Background: an optimization exercise with open tools, aiming at small area. Do not read the settings as production practice. In this exercise RTL edits were held to simulation tests only and were not proved equivalent to the original. Some runs may be left out. An edit can pass the tests and still lose a function that they never use. Power figures rest on the tool's default switching activity, not on a simulated workload.

==> design/flow/design.v <==
module stepper_ctrl #(
    parameter PULSE_WIDTH_COUNT = 9'd75,    
    parameter HAS_ENABLE_ZERO = 0,       
    parameter DUAL_ZERO = 0,             
    parameter ACC_SHIFT = 12,            
    parameter SPD_SHIFT = 12,            
    parameter JERK_WIDTH = 9,            
    parameter ACC_WIDTH = 26,            
    parameter SPD_WIDTH = 30,            
    parameter STEP_WIDTH = 20,           
    parameter STEP_THRESH = 'd381250)    
(
    input   clk,
    input   clken_1meg,
    input   reset,
    input   estop,   
    input   swstop,  
    input   [DUAL_ZERO:0] zero,    
    output reg move_done,
    input   spi_write,
    input [3:0] spi_waddr,
    input [15:0] spi_wdata,
    input [3:0] spi_raddr,
    output reg [15:0] spi_rdata,
    output reg drv_dir,
    output reg drv_step
);
reg [JERK_WIDTH-1:0] jerk;
reg dir;                       
reg zero_clear;                
reg zero_stop;                 
reg [19:0] total_steps;        
reg [19:0] c_jerk_dur;         
reg [19:0] c_accel_dur;        
reg do_move;
reg [19:0] steps_left;
reg busy;
always @(posedge clk)
    if (reset)
    begin
        jerk <= 0;
        dir <= 0;
        zero_clear <= 0;
        zero_stop <= 0;
        total_steps <= 0;
        c_jerk_dur <= 0;
        c_accel_dur <= 0;
    end
    else
    if (spi_write)
    begin
        case (spi_waddr)
        4'h0:   {zero_stop, zero_clear, dir, jerk} <= spi_wdata[JERK_WIDTH+2:0];
        4'h1:   total_steps[15:0] <= spi_wdata;
        4'h2:   c_jerk_dur[15:0]  <= spi_wdata;
        4'h3:   c_accel_dur[15:0] <= spi_wdata;
        4'h4:   {c_accel_dur[19:16], c_jerk_dur[19:16],
                 total_steps[19:16]} <= spi_wdata[11:0];
        endcase
    end
always @(posedge clk)
    do_move <= ~reset & spi_write & spi_wdata[0] & (spi_waddr == 4'h5);
localparam
    st_Idle = 4'h0,
    st_Phase1 = 4'h1,
    st_Phase2 = 4'h2,
    st_Phase3 = 4'h3,
    st_Phase4 = 4'h4,
    st_Phase5 = 4'h5,
    st_Phase6 = 4'h6,
    st_Phase7 = 4'h7,
    st_Done   = 4'hf;
reg [3:0] state;
always @(posedge clk)
begin
    spi_rdata <= 0;
    case (spi_raddr)
    4'h0:   spi_rdata[JERK_WIDTH+2:0] <= {zero_stop, zero_clear, dir, jerk};
    4'h1:   spi_rdata <= total_steps[15:0];
    4'h2:   spi_rdata <= steps_left[15:0];
    4'h3:   spi_rdata <= c_accel_dur[15:0];
    4'h4:   spi_rdata <= {c_accel_dur[19:16], steps_left[19:16],
                          total_steps[19:16]};
    4'h5:   spi_rdata <= {busy, 3'b0, state, 8'b0};
    endcase
end
reg stop;
reg did_last_step;
wire zero_sel;
generate
    if (DUAL_ZERO)
    begin : g_zsel
        assign zero_sel = (dir ^ zero_clear) ? zero[0] : zero[1];
    end
    else
    begin : g_zsel
        assign zero_sel = zero[0];
    end
endgenerate
generate
    if (HAS_ENABLE_ZERO)
    begin : stops
        always @(posedge clk)
            stop <= reset | estop | swstop | did_last_step |
                (zero_stop & (zero_sel ^ zero_clear));
    end
    else
    begin : stops
        always @(posedge clk)
            stop <= reset | estop | swstop | did_last_step |
                (dir ? ~zero_sel & zero_clear : zero_sel);
    end
endgenerate
wire steps_done = ~|steps_left;
reg [19:0] phase_count;
reg phase_done;
wire [20:0] coast_steps_needed = {steps_left, 1'b1} - {1'b0, total_steps};
wire [19:0] coast_steps = {20{~coast_steps_needed[20]}} & coast_steps_needed[19:0];
reg motor_stopped;
reg do_step_held;
always @(posedge clk)
    phase_done <= ~|phase_count;
reg was_busy;
always @(posedge clk)
begin
    if (do_move)
        busy <= 1'b1;
    else
    if (stop | (state == st_Done))
        busy <= 1'b0;
    did_last_step <= ~reset & (state != st_Idle) & steps_done;
    was_busy <= busy;
    move_done <= ~reset & (was_busy & ~busy);
end
always @(posedge clk)
    if (stop)
    begin
        state <= st_Idle;
        phase_count <= 0;
    end
    else
    case (state)
    st_Idle:
        if (do_move)
        begin
            state <= st_Phase1;
            phase_count <= c_jerk_dur;
        end
    st_Phase1:
        if (clken_1meg)
        begin
            if (phase_done)
                state <= st_Phase2;
            if (phase_done)
                phase_count <= c_accel_dur;
            else
                phase_count <= phase_count - 1'b1;
        end
    st_Phase2:
        if (clken_1meg)
        begin
            if (phase_done)
                state <= st_Phase3;
            if (phase_done)
                phase_count <= c_jerk_dur;
            else
                phase_count <= phase_count - 1'b1;
        end
    st_Phase3:
        if (clken_1meg)
        begin
            if (phase_done)
                state <= st_Phase4;
            if (phase_done)
                phase_count <= coast_steps;
            else
                phase_count <= phase_count - 1'b1;
        end
    st_Phase4:
        begin
            if (motor_stopped)
                state <= st_Done;
            else if (clken_1meg & phase_done)
            begin
                state <= st_Phase5;
                phase_count <= c_jerk_dur;
            end
            else if (do_step_held)
                phase_count <= phase_count - 1'b1;
        end
    st_Phase5:
        if (clken_1meg)
        begin
            if (phase_done)
                state <= st_Phase6;
            if (phase_done)
                phase_count <= c_accel_dur;
            else
                phase_count <= phase_count - 1'b1;
        end
    st_Phase6:
        if (clken_1meg)
        begin
            if (phase_done)
                state <= st_Phase7;
            if (phase_done)
                phase_count <= c_jerk_dur;
            else
                phase_count <= phase_count - 1'b1;
        end
    st_Phase7:
        begin
            if (motor_stopped)
                state <= st_Done;
            else
            if (clken_1meg & phase_done)
                state <= st_Done;
            if (clken_1meg & ~phase_done)
                phase_count <= phase_count - 1'b1;
        end
    default:
        state <= st_Idle;
    endcase
reg [ACC_WIDTH-1:0] cur_accel;
always @(posedge clk)
    if (stop)
        cur_accel <= 0;
    else
    case (state)
    st_Idle:   cur_accel <= 0;
    st_Phase1,
    st_Phase5:   
        if (clken_1meg & ~phase_done)
            cur_accel <= cur_accel + {1'b0, jerk};
    st_Phase3,
    st_Phase7:
        if (clken_1meg & ~phase_done)
            cur_accel <= cur_accel - {1'b0, jerk};
        else
        if (cur_accel[ACC_WIDTH-1])   
            cur_accel <= 0;
    endcase
reg [SPD_WIDTH-1:0] cur_speed;
always @(posedge clk)
    if (stop)
    begin
        cur_speed <= 0;
        motor_stopped <= 0;
    end
    else
    case (state)
    st_Idle:
        if (do_move)
        begin
            cur_speed <= 0;
            motor_stopped <= 0;
        end
    st_Phase1,
    st_Phase2,
    st_Phase3:
        if (clken_1meg & ~phase_done)
            cur_speed <= cur_speed + {1'b0, cur_accel[ACC_WIDTH-1:ACC_SHIFT]};
    st_Phase4:
        motor_stopped <= ~|cur_speed;
    st_Phase5,
    st_Phase6,
    st_Phase7:
        if (clken_1meg)  
            cur_speed <= cur_speed - {1'b0, cur_accel[ACC_WIDTH-1:ACC_SHIFT]};
        else
        if (cur_speed[SPD_WIDTH-1] | (~|cur_speed[SPD_WIDTH-2:SPD_SHIFT]))
        begin
            cur_speed <= 0;
            motor_stopped <= 1'b1;
        end
    st_Done:
        cur_speed <= 0;
    endcase
wire [31:0] step_thresh = STEP_THRESH;
wire [STEP_WIDTH-1:0] full_step_thresh = step_thresh[STEP_WIDTH-1:0];
wire [STEP_WIDTH-1:0] half_step_thresh = {1'b0, step_thresh[STEP_WIDTH-1:1]};
reg [STEP_WIDTH-1:0] step_accum;
reg clken_1meg_h;
wire do_step = clken_1meg_h & (step_accum >= full_step_thresh);
always @(posedge clk)
begin
    clken_1meg_h <= clken_1meg;
    do_step_held <= do_step & ~stop & ~steps_done;
end
always @(posedge clk)
    if (stop)
        step_accum <= half_step_thresh;
    else
    case (state)
    st_Idle:
        step_accum <= half_step_thresh;
    st_Phase1,
    st_Phase2,
    st_Phase3,
    st_Phase4,
    st_Phase5,
    st_Phase6,
    st_Phase7:
        if (clken_1meg)
            step_accum <= step_accum + {1'b0, cur_speed[SPD_WIDTH-1:SPD_SHIFT]};
        else
        if (do_step_held)
            step_accum <= step_accum - full_step_thresh;
    endcase
always @(posedge clk)
    if (reset)
        steps_left <= 0;
    else
    if ((state == st_Idle) & do_move)
        steps_left <= total_steps;
    else
    if (do_step_held)
        steps_left <= steps_left - 1'b1;
reg [8:0] step_timer;
wire step_timer_nonzero = |step_timer;
always @(posedge clk)
    if (reset)
        step_timer <= 0;
    else
    if (do_step_held)
        step_timer <= PULSE_WIDTH_COUNT;
    else
    if (step_timer_nonzero)
        step_timer <= step_timer - 1'b1;
always @(posedge clk)
    drv_step <= step_timer_nonzero;
always @(posedge clk)
    if (reset)
        drv_dir <= 0;
    else
    if ((state == st_Idle) & do_move)
        drv_dir <= dir;
endmodule
==> design/flow/run.sh <==
#!/bin/bash
# synth_recipe.tcl (not shown) runs the flow's synth.tcl, then flattens the netlist and writes it again
# the make line also repeats each setting of config.mk as NAME=value (left out here)
make -C /OpenROAD-flow-scripts/flow DESIGN_CONFIG=/design/flow/config.mk WORK_HOME=/design/flow/orfs CLKGATE_MAP_FILE= SYNTH_SCRIPT=/design/flow/synth_recipe.tcl finish
==> design/flow/config.mk <==
export PLATFORM = sky130hd
export DESIGN_NAME = stepper_ctrl
export DESIGN_NICKNAME = stepper_ctrl
export VERILOG_FILES = /design/flow/design.v
export SDC_FILE = /design/flow/constraint.sdc
export NUM_CORES = 4
export LEC_CHECK = 0
export CAP_MARGIN = 20
export CORE_MARGIN = 2
export CORE_UTILIZATION = 40
export SLEW_MARGIN = 20
==> design/flow/constraint.sdc <==
create_clock -name core_clock -period 10.0 [get_ports {clk}]
set_input_delay 2.0000 -clock core_clock [delete_from_list [all_inputs] [get_ports {clk}]]
set_output_delay 2.0000 -clock core_clock [all_outputs]
set_load 0.01 [all_outputs]
==> flow_summary.ini, run 1 <==
[finish]
syn_to_final_growth_pct = 10.9
n_sequential_cell = 229
nets = 2218
clockNetworkAreaShare_pct = 5.00
multi_input_area_share_pct = 60.2
inverters = 103
layout_commonest_cell = nor2_1
register_area_mm2 = 0.00459
dominant_cells = multi-input combinational cells
drive_above_1_share_pct = 6.11
buffer_area_share_pct = 3.70
n_fill_cell = 4095
mostFrequentLayoutCells = nor2_1, dfxtp_1, nand2_1
seq_share_pct = 25.3
buffers = 73
nClkBuffers = 36
antenna_cells = 0

[logic_synthesis]
synthAdderAreaFrac_pct = 7.45
synthDistinctLibCells = 94
syn-cell-area_mm2 = 0.0164
synth_most_common_cell = nor2_1
yosysTopAreaCell = dfxtp_1
seq_area_frac_synth_pct = 28.0
synthMuxAreaShare_pct = 2.94
avgSynthCellArea_um2 = 7.73
async_flop_share_pct = 0
synth_seq_cells = 229
synthSimpleGateAreaFrac_pct = 22.5
synth_ff_type = dfxtp_1
synth_top_family_by_area = compound AO/OA/AOI/OAI gates
synth_area_leaders = dfxtp_1, ha_1, nor2_1
synth_cells = 2116
synth_top_area_share_pct = 28.0

[floorplanning]
dieArea_mm2 = 0.0425
initial_core_util_pct = 40.3
dieHeight_um = 206
die_x_um = 206
ios = 50
taps = 532
row_count = 74

[timing]
setup_viol_count_final = 0
finalClockSkew_ps = 15.3
finalCritPeriodShare_pct = 46.3
period_needed_ps = 4630
hold_violations = 0
drv_slew = 0
max_slew.worst_pin.slew_ps = 1120
maxClockFrequency_mhz = 216

[clock_network]
cts.clk_slew.worst_paths_ps = 70
insertion_delay_ps = 580
cts.htree.levels = 1
cts_made_buffers = 27
clock-sinks = 229
cts_max_path_buffers = 3
postCtsSetupRepairBufs = 0

[detailed_routing]
wl_per_cell_um = 20.4
route.met3.wl_um = 3290
viasPerCell = 6.13
wl_met2_um = 24600
antenna_left = 0
drt_iter0_markers = 1470
firstDrtPassIters = 5
drc_errors = 0
routedLengthMet1_um = 24500
top_layer_used = met4

[critical_path]
crit_slowest_cell = clkdlybuf4s50_1
path_cells = clkdlybuf4s50_1 > buf_4 > nor2b_1 > o22ai_1 > a2111oi_4 > buf_4 > nand2_1 > a221o_1 > a221oi_1 > a2111oi_0
crit_fanout = 37
cp_data_required_time_ps = 10420
setup.worst_path.class = in -> reg
crit_buf_inv = 3
slowest_delay_ps = 450
crit_top_cell = buf_4
cp.arrival_ps = 5050

[power_and_ir_drop]
power_uw = 2190
switching_power_uw = 569
p_comb_uw = 204
powerDensity_mw_per_mm2 = 121
p_seq_uw = 950
p_sw_share_pct = 26.0
p_leak_uw = 0.00701
pwr.group.clock_uw = 1040
intPower_uw = 1620
top_power_group = the clock network
clockPowerShare_pct = 47.4

[grt]
grt-ovfl-total = 0
grtUsageTotal_pct = 25.2
grtUsageMet2_pct = 41.3
grt_first_pass_wirelength_um = 85600
use_met3_pct = 2.82
grt_pass1_vias = 15300
antenna_found_initial = 2

[placed_design]
numPortBuffers = 49
hpwl_um = 38700
place.gp.congestion = 0.928

[status]
outcome = no timing/DRC/antenna violations

[min_path]
min-delay-path-class = reg -> reg

[job]
maxCapViolations = 0
run 1: path summary, 6_finish.rpt:
check                           endpoint  slack (ps)  cells past startpoint                  startpoint
min           step_timer[8]$_SDFFE_PP0P_         450                      1  step_timer[8]$_SDFFE_PP0P_
max reg2reg   cur_speed[18]$_SDFFE_PP0P_        6290                     11  cur_accel[12]$_SDFFE_PP0P_
max          phase_count[8]$_SDFFE_PP0P_        5370                     10                  clken_1meg
min reg2reg   step_timer[8]$_SDFFE_PP0P_         450                      1  step_timer[8]$_SDFFE_PP0P_
run 1: sequential cells by signal, indices dropped and copies added, names as in the netlist, 4 cells and up:
signal       cells
cur_speed       30
cur_accel       26
c_accel_dur     20
c_jerk_dur      20
phase_count     20
step_accum      20
steps_left      20
total_steps     20
spi_rdata       16
jerk             9
step_timer       9
state            4
run 1: through the flow:
stage,instances,area [um2],setup WS [ps],hold slack (ps),util (%)
after floorplan,2116,16400,6050,364,-
after global placement,2596,17200,4940,431,42.4
after detailed placement,2597,17200,4820,445,42.4
after CTS,2644,18100,5420,453,44.6
after global routing,2644,18100,5120,468,44.6
final,2644,18100,5370,450,44.6
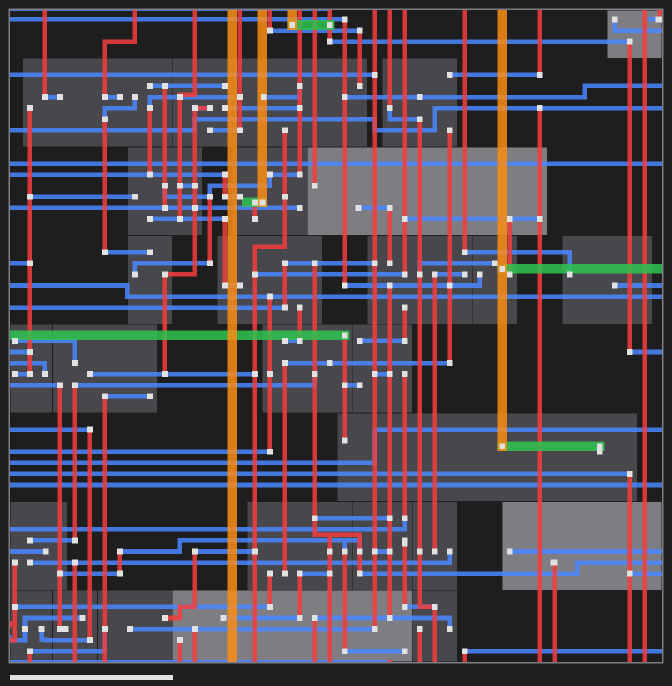
run_1/detail.png
Bar = 5 um. Window x 93 to 113, y 93 to 113 um. Cells in gray, sequential cells in the stronger gray; small squares are vias.
- green: metal 3
- blue: metal 1
- red: metal 2
- orange: metal 4
- netlist names of flops here include: phase_count (2), busy (1)
- sequential cells in the window: 3
- most frequent: nor2_1 (4), dfxtp_1 (3)
- cells with their middle in the window: 26

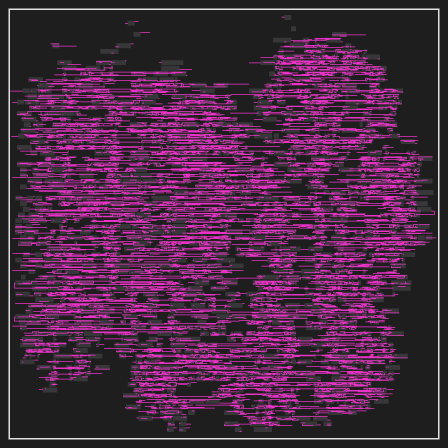
run_1/layer_met1.png
- longest straight run: 58.0 um
- share of all routed wire: 45%
- nets with wire on the layer: 2100
- wire length on this layer: 24.5 mm
grt met1 use: 34.4%
Total Wirelength: 54100 um
Via Count: 16200

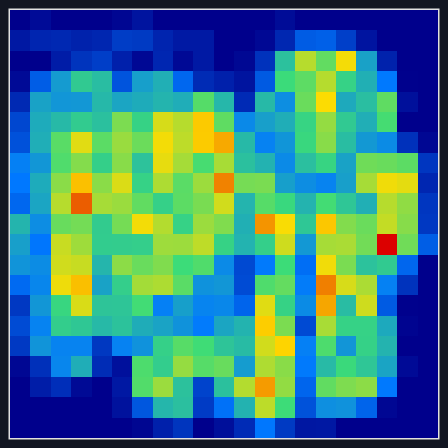
run_1/metal_density.png
The die is cut into 21 by 21 equal tiles; dark blue is low, red is high, scaled to the fullest tile. Values are wire area over tile area, all layers added.
- mean over tiles: 0.21
- nearly empty tiles: 17%
- fullest tile: 0.60
- tiles over half the peak: 30%
- emptiest ninth of the die: bottom left

run_1/flops_by_reg.png
Other sequential cells in the stronger gray, the rest of the logic in the fainter gray.
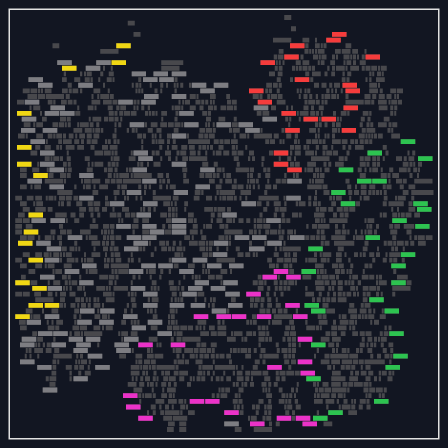

==> run 2: a larger rewrite; changed files in full <==
==> design/flow/design.v <==
module stepper_ctrl (
    input   clk,
    input   clken_1meg,
    input   reset,
    input   estop,   
    input   swstop,  
    input   [0:0] zero,    
    output reg move_done,
    input   spi_write,
    input [3:0] spi_waddr,
    input [15:0] spi_wdata,
    input [3:0] spi_raddr,
    output reg [15:0] spi_rdata,
    output reg drv_dir,
    output reg drv_step
);
localparam [19:0] FULL_THRESH = 20'd381250;
localparam [19:0] HALF_THRESH = 20'd190625;
localparam [19:0] NEG_THRESH  = 20'd667326;    
reg [8:0] jerk;
reg dir;
reg zero_clear;
reg zero_stop;
reg [19:0] total_steps;
reg [19:0] c_jerk_dur;
reg [19:0] c_accel_dur;
reg do_move;
reg [19:0] steps_left;
reg [8:0] step_timer;
reg busy;
always @(posedge clk)
    if (reset)
    begin
        jerk <= 0;
        dir <= 0;
        zero_clear <= 0;
        zero_stop <= 0;
        total_steps <= 0;
        c_jerk_dur <= 0;
        c_accel_dur <= 0;
    end
    else
    if (spi_write)
    begin
        case (spi_waddr)
        4'h0:   {zero_stop, zero_clear, dir, jerk} <= spi_wdata[11:0];
        4'h1:   total_steps[15:0] <= spi_wdata;
        4'h2:   c_jerk_dur[15:0]  <= spi_wdata;
        4'h3:   c_accel_dur[15:0] <= spi_wdata;
        4'h4:   {c_accel_dur[19:16], c_jerk_dur[19:16],
                 total_steps[19:16]} <= spi_wdata[11:0];
        endcase
    end
always @(posedge clk)
    do_move <= ~reset & spi_write & spi_wdata[0] & (spi_waddr == 4'h5);
reg [3:0] state;
always @(posedge clk)
begin
    spi_rdata <= 0;
    case (spi_raddr)
    4'h0:   spi_rdata[11:0] <= {zero_stop, zero_clear, dir, jerk};
    4'h1:   spi_rdata <= total_steps[15:0];
    4'h2:   spi_rdata <= steps_left[15:0];
    4'h3:   spi_rdata <= c_accel_dur[15:0];
    4'h4:   spi_rdata <= {c_accel_dur[19:16], steps_left[19:16],
                          total_steps[19:16]};
    4'h5:   spi_rdata <= {busy, 3'b0, state, 8'b0};
    endcase
end
reg stop;
reg did_last_step;
always @(posedge clk)
    stop <= reset | estop | swstop | did_last_step |
        (dir ? ~zero[0] & zero_clear : zero[0]);
wire steps_done = ~|steps_left;
reg [19:0] phase_count;
reg phase_done;
wire [20:0] cs_a = {steps_left, 1'b1};
wire [20:0] cs_b = ~{1'b0, total_steps};
reg [20:0] coast_steps_needed;
reg [21:0] cs_c;
integer ci;
always @*
begin
    cs_c[0] = 1'b1;
    for (ci = 0; ci < 21; ci = ci + 1)
    begin
        coast_steps_needed[ci] = cs_a[ci] ^ cs_b[ci] ^ cs_c[ci];
        cs_c[ci+1] = (cs_a[ci] & cs_b[ci]) | (cs_c[ci] & (cs_a[ci] ^ cs_b[ci]));
    end
end
wire [19:0] coast_steps = {20{~coast_steps_needed[20]}} & coast_steps_needed[19:0];
reg motor_stopped;
reg do_step_held;
always @(posedge clk)
    phase_done <= ~|phase_count;
reg was_busy;
always @(posedge clk)
begin
    if (do_move)
        busy <= 1'b1;
    else
    if (stop | (state == 4'hf))
        busy <= 1'b0;
    did_last_step <= ~reset & (state != 4'h0) & steps_done;
    was_busy <= busy;
    move_done <= ~reset & (was_busy & ~busy);
end
wire st_idle = (state == 4'h0);
wire st_p4   = (state == 4'h4);
wire st_p7   = (state == 4'h7);
wire st_done = (state == 4'hf);
wire tick_done = clken_1meg & phase_done;
always @(posedge clk)
    if (stop)
        state <= 4'h0;
    else
    case (state)
    4'h0: if (do_move) state <= 4'h1;
    4'h1, 4'h2, 4'h3, 4'h5, 4'h6:
          if (tick_done) state <= state + 1'b1;
    4'h4: if (motor_stopped) state <= 4'hf;
          else if (tick_done) state <= 4'h5;
    4'h7: if (motor_stopped | tick_done) state <= 4'hf;
    default: state <= 4'h0;
    endcase
reg [19:0] pc_dec_v, sl_dec_v;
reg [8:0] st_dec_v;
reg pc_z, sl_z, st_z;
integer di;
always @*
begin
    pc_z = 1'b1; sl_z = 1'b1; st_z = 1'b1;
    for (di = 0; di < 20; di = di + 1)
    begin
        pc_dec_v[di] = phase_count[di] ^ pc_z;
        pc_z = pc_z & ~phase_count[di];
        sl_dec_v[di] = steps_left[di] ^ sl_z;
        sl_z = sl_z & ~steps_left[di];
    end
    for (di = 0; di < 9; di = di + 1)
    begin
        st_dec_v[di] = step_timer[di] ^ st_z;
        st_z = st_z & ~step_timer[di];
    end
end
wire pc_load_jerk  = (st_idle & do_move) |
                     (tick_done & ((state == 4'h2) | (state == 4'h6) |
                                   (st_p4 & ~motor_stopped)));
wire pc_load_accel = tick_done & ((state == 4'h1) | (state == 4'h5));
wire pc_load_coast = tick_done & (state == 4'h3);
wire pc_dec = (clken_1meg & ~phase_done & (state[3:0] != 4'h0) & ~state[3] & ~st_p4) |
              (st_p4 & ~motor_stopped & ~tick_done & do_step_held);
always @(posedge clk)
    if (stop)
        phase_count <= 0;
    else if (pc_load_jerk)
        phase_count <= c_jerk_dur;
    else if (pc_load_accel)
        phase_count <= c_accel_dur;
    else if (pc_load_coast)
        phase_count <= coast_steps;
    else if (pc_dec)
        phase_count <= pc_dec_v;
reg [25:0] cur_accel;
wire acc_sub = state[1];                        
wire acc_phase = ~state[3] & state[0];           
reg [25:0] acc_sum;
reg [9:0] acc_c;
reg [25:9] acc_pa, acc_po;
integer ai;
always @*
begin
    acc_c[0] = acc_sub;
    for (ai = 0; ai < 9; ai = ai + 1)
    begin
        acc_sum[ai] = cur_accel[ai] ^ jerk[ai] ^ acc_sub ^ acc_c[ai];
        acc_c[ai+1] = (cur_accel[ai] & (jerk[ai] ^ acc_sub)) |
                      (acc_c[ai] & (cur_accel[ai] ^ jerk[ai] ^ acc_sub));
    end
    acc_pa[9] = acc_c[9];
    acc_po[9] = acc_c[9];
    for (ai = 9; ai < 26; ai = ai + 1)
    begin
        acc_sum[ai] = cur_accel[ai] ^ acc_sub ^ (acc_sub ? acc_po[ai] : acc_pa[ai]);
        if (ai < 25)
        begin
            acc_pa[ai+1] = acc_pa[ai] & cur_accel[ai];
            acc_po[ai+1] = acc_po[ai] | cur_accel[ai];
        end
    end
end
always @(posedge clk)
    if (stop | st_idle)
        cur_accel <= 0;
    else if (acc_phase)
    begin
        if (clken_1meg & ~phase_done)
            cur_accel <= acc_sum;
        else if (acc_sub & cur_accel[25])
            cur_accel <= 0;
    end
reg [29:0] cur_speed;
wire spd_sub = state[2];                        
reg [29:0] spd_sum;
reg [14:0] spd_c;
reg [29:14] spd_pa, spd_po;
integer si;
always @*
begin
    spd_c[0] = spd_sub;
    for (si = 0; si < 14; si = si + 1)
    begin
        spd_sum[si] = cur_speed[si] ^ cur_accel[si+12] ^ spd_sub ^ spd_c[si];
        spd_c[si+1] = (cur_speed[si] & (cur_accel[si+12] ^ spd_sub)) |
                      (spd_c[si] & (cur_speed[si] ^ cur_accel[si+12] ^ spd_sub));
    end
    spd_pa[14] = spd_c[14];
    spd_po[14] = spd_c[14];
    for (si = 14; si < 30; si = si + 1)
    begin
        spd_sum[si] = cur_speed[si] ^ spd_sub ^ (spd_sub ? spd_po[si] : spd_pa[si]);
        if (si < 29)
        begin
            spd_pa[si+1] = spd_pa[si] & cur_speed[si];
            spd_po[si+1] = spd_po[si] | cur_speed[si];
        end
    end
end
wire spd_low = cur_speed[29] | ~|cur_speed[28:12];
always @(posedge clk)
    if (stop)
    begin
        cur_speed <= 0;
        motor_stopped <= 0;
    end
    else
    case (state)
    4'h0:
        if (do_move)
        begin
            cur_speed <= 0;
            motor_stopped <= 0;
        end
    4'h1, 4'h2, 4'h3:
        if (clken_1meg & ~phase_done)
            cur_speed <= spd_sum;
    4'h4:
        motor_stopped <= ~|cur_speed;
    4'h5, 4'h6, 4'h7:
        if (clken_1meg)
            cur_speed <= spd_sum;
        else if (spd_low)
        begin
            cur_speed <= 0;
            motor_stopped <= 1'b1;
        end
    4'hf:
        cur_speed <= 0;
    default: ;
    endcase
reg [19:0] step_accum;
reg clken_1meg_h;
wire do_step = clken_1meg_h & (step_accum >= FULL_THRESH);
wire [19:0] sa_b = clken_1meg ? {2'b0, cur_speed[29:12]} : NEG_THRESH;
reg [19:0] sa_sum;
reg [20:0] sa_c;
integer ti;
always @*
begin
    sa_c[0] = 1'b0;
    for (ti = 0; ti < 20; ti = ti + 1)
    begin
        sa_sum[ti] = step_accum[ti] ^ sa_b[ti] ^ sa_c[ti];
        sa_c[ti+1] = (step_accum[ti] & sa_b[ti]) | (sa_c[ti] & (step_accum[ti] ^ sa_b[ti]));
    end
end
always @(posedge clk)
begin
    clken_1meg_h <= clken_1meg;
    do_step_held <= do_step & ~stop & ~steps_done;
end
always @(posedge clk)
    if (stop | st_idle)
        step_accum <= HALF_THRESH;
    else if (~state[3] & (clken_1meg | do_step_held))
        step_accum <= sa_sum;
always @(posedge clk)
    if (reset)
        steps_left <= 0;
    else
    if (st_idle & do_move)
        steps_left <= total_steps;
    else
    if (do_step_held)
        steps_left <= sl_dec_v;
wire step_timer_nonzero = |step_timer;
always @(posedge clk)
    if (reset)
        step_timer <= 0;
    else
    if (do_step_held)
        step_timer <= 9'd75;
    else
    if (step_timer_nonzero)
        step_timer <= st_dec_v;
always @(posedge clk)
    drv_step <= step_timer_nonzero;
always @(posedge clk)
    if (reset)
        drv_dir <= 0;
    else
    if (st_idle & do_move)
        drv_dir <= dir;
endmodule
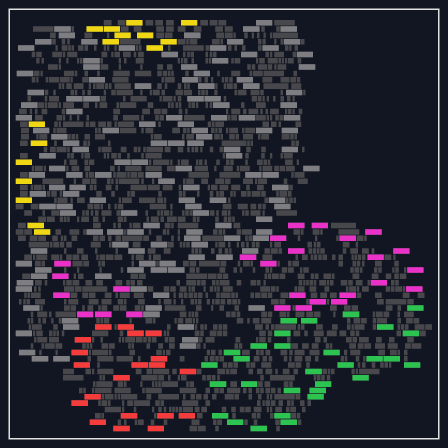
run_2/flops_by_reg.png
Other sequential cells in the stronger gray, the rest of the logic in the fainter gray.
- green: cur_speed (flops 30)
- yellow: spi_rdata (flops 16)
- magenta: cur_accel (flops 26)
- red: step_accum (flops 20; where bottom left)
- not colored: 137

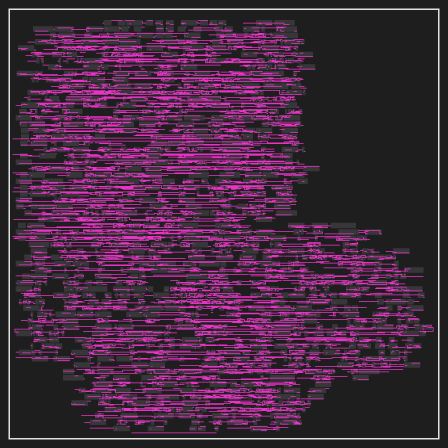
run_2/layer_met1.png
- longest straight run: 79.1 um
- wire length on this layer: 17500 um
- share of all routed wire: 49%
grt met1 use: 32.1%
Total Wirelength: 35400 um
Via Count: 11000

==> flow_summary.ini, run 2 <==
[logic_synthesis]
synthAdderAreaFrac_pct = 12.4
synth_top_family_by_area = simple AND/OR/NAND/NOR gates
synthSimpleGateAreaFrac_pct = 20.0
synth_seq_cells = 229
seq_area_frac_synth_pct = 35.5
synth_top_area_share_pct = 35.5
async_flop_share_pct = 0
synth_most_common_cell = dfxtp_1
syn-cell-area_mm2 = 0.0129
synth_area_leaders = dfxtp_1, ha_1, nand2_1
synth_cells = 1562
synth_compound_area_share_pct = 16.2
yosysTopAreaCell = dfxtp_1
synth_nets = 1700
synthDistinctLibCells = 67

[critical_path]
crit_fanout = 17
crit_buf_inv = 3
r2r_setup_slack_ps = 980
setup.worst_path.end = phase_count[18]$_SDFFE_PP0P_
rr_worst_depth = 28
reg2reg_from = steps_left[0]$_SDFFE_PP0P_
slowest_delay_ps = 430
setup.worst_path.class = reg -> reg
cp_data_required_time_ps = 10450
crit-reg2reg-capture = phase_count[18]$_SDFFE_PP0P_
path_depth = 28
crit_top_cell = fa_1
startpoint = steps_left[0]$_SDFFE_PP0P_

[timing]
holdWs_ps = 426
max_slew.worst_pin.slew_ps = 1130
finalClockSkew_ps = 17.1
maxClockFrequency_mhz = 111
drv_slew = 0
setup_viol_count_final = 0
hold_violations = 0
period_needed_ps = 9020
finalCritPeriodShare_pct = 90.2
fin_ws_ps = 984

[clock_network]
cts_made_buffers = 27
postCtsHoldBufs = 0
postCtsSetupRepairBufs = 0
cts.clk_slew.worst_paths_ps = 60
cts.htree.levels = 1
insertion_delay_ps = 540
clock-sinks = 229

[floorplanning]
dieHeight_um = 184
initial_core_util_pct = 40.8
die_x_um = 184
row_count = 65
ios = 50
dieArea_mm2 = 0.0337

[power_and_ir_drop]
powerDensity_mw_per_mm2 = 149
power_uw = 2200

[grt]
antenna_found_initial = 0
use_met3_pct = 3.13
grt-ovfl-total = 0
grtUsageTotal_pct = 21.1
grtUsageMet2_pct = 30.9
grt_pass1_vias = 10400
grt_first_pass_wirelength_um = 57200

[detailed_routing]
routedLengthMet1_um = 17500
wl_met2_um = 14800
drt_iter0_markers = 901
route.met3.wl_um = 2400
top_layer_used = met4
drc_errors = 0
wl_per_cell_um = 17.8

[finish]
nets = 1708
n_fill_cell = 3072
top_regs = cur_speed x30, cur_accel x26
drive_above_1_share_pct = 6.11
top_register = cur_speed
finish.utilization_pct = 46.5
register_area_mm2 = 0.00458
layout_commonest_cell = dfxtp_1
antenna_cells = 0
mostFrequentLayoutCells = dfxtp_1, nand2_1, a21oi_1
final_cells = 1990
largest_register_ff_count = 30

[min_path]
min-delay-path-class = reg -> reg
worstHoldEndpoint = do_step_held$_DFF_P_
worstHoldStart = clken_1meg_h$_DFF_P_

[placed_design]
dp_cells = 1942
place.gp.congestion = 0.871
numPortBuffers = 49
pre_cts_ws_ps = 957
hpwl_um = 25100
postPlaceCellArea_mm2 = 0.0137

[status]
outcome = no timing/DRC/antenna violations
-- run 2: cell types whose count changed in the layout (fill, tap and decap cells not counted), moves of 17 or more --
cell      before  now
a211oi_1      52   26
a21o_1        36   15
a221o_1       18    1
a221oi_1      28    2
a31oi_1       32    8
fa_1           6   35
nor2_1       244  146
nor3_1        75   16
o21a_1        22    2
o21ai_0       98   29
o21ai_1        3   21
xnor2_1       52   24
xor2_1        28   45
-- run 2: worst reg2reg max path: cells and delay by family (launching register included) --
| kind | cells | cell delay [ps] |
|---|---|---|
| simple gates | 1 | 140 |
| fa+ha+maj | 19 | 7120 |
| flops | 1 | 330 |
| buf+inv | 3 | 220 |
| mux | 1 | 320 |
| xor+xnor | 1 | 360 |
| compound gates | 3 | 460 |
-- run 2: power by group --
part	internal [uW]	leakage [uW]	switching, uW
clock	668	0.000464	394
sequential	935	0.00185	12.6
combinational	77.6	0.00335	109
total	1680	0.00566	516
-- run 2: layout make-up --
class,instances,share of cell area [%]
multi-input combinational,1142,51.9
clock inverter,13,1.50
clock buffer,34,4.98
timing repair buffer,71,4.49
sequential,229,31.2
inverter,99,2.53
tap,402,3.42

separate check: timing with driven ports:
Ports are ideal in the flow. The routed layouts listed here were re-timed in OpenROAD. Step 1 (the two cells are an assumption about what drives the block):
set clk [get_ports {clk}]
set_driving_cell -lib_cell sky130_fd_sc_hd__clkbuf_16 $clk
set_driving_cell -lib_cell sky130_fd_sc_hd__buf_2 [delete_from_list [all_inputs] $clk]
Step 2, shift: input delay + t, output delay - t, t = (earliest + latest rising clock arrival at the registers) / 2. This alone moves slack from input paths to output paths. Slacks: no drivers / after step 1 / after step 2; pairs: no drivers / after step 1.
| run | shift t [ns] | setup WS [ns] | worst data-port slew with drivers (ns) | cell pins on the clock port's net |
|---|---|---|---|---|
| run 1 | 0.627 | 5.368 / 5.399 / 4.772 | 0.06 | 1 |
| run 2 | 0.581 | 0.984 / 0.984 / 0.952 | 0.09 | 1 |
After both steps every run listed still meets setup and hold. For run 1, which loses most, drivers alone change the setup slack by +0.031 ns; drivers and shift together by -0.596 ns.
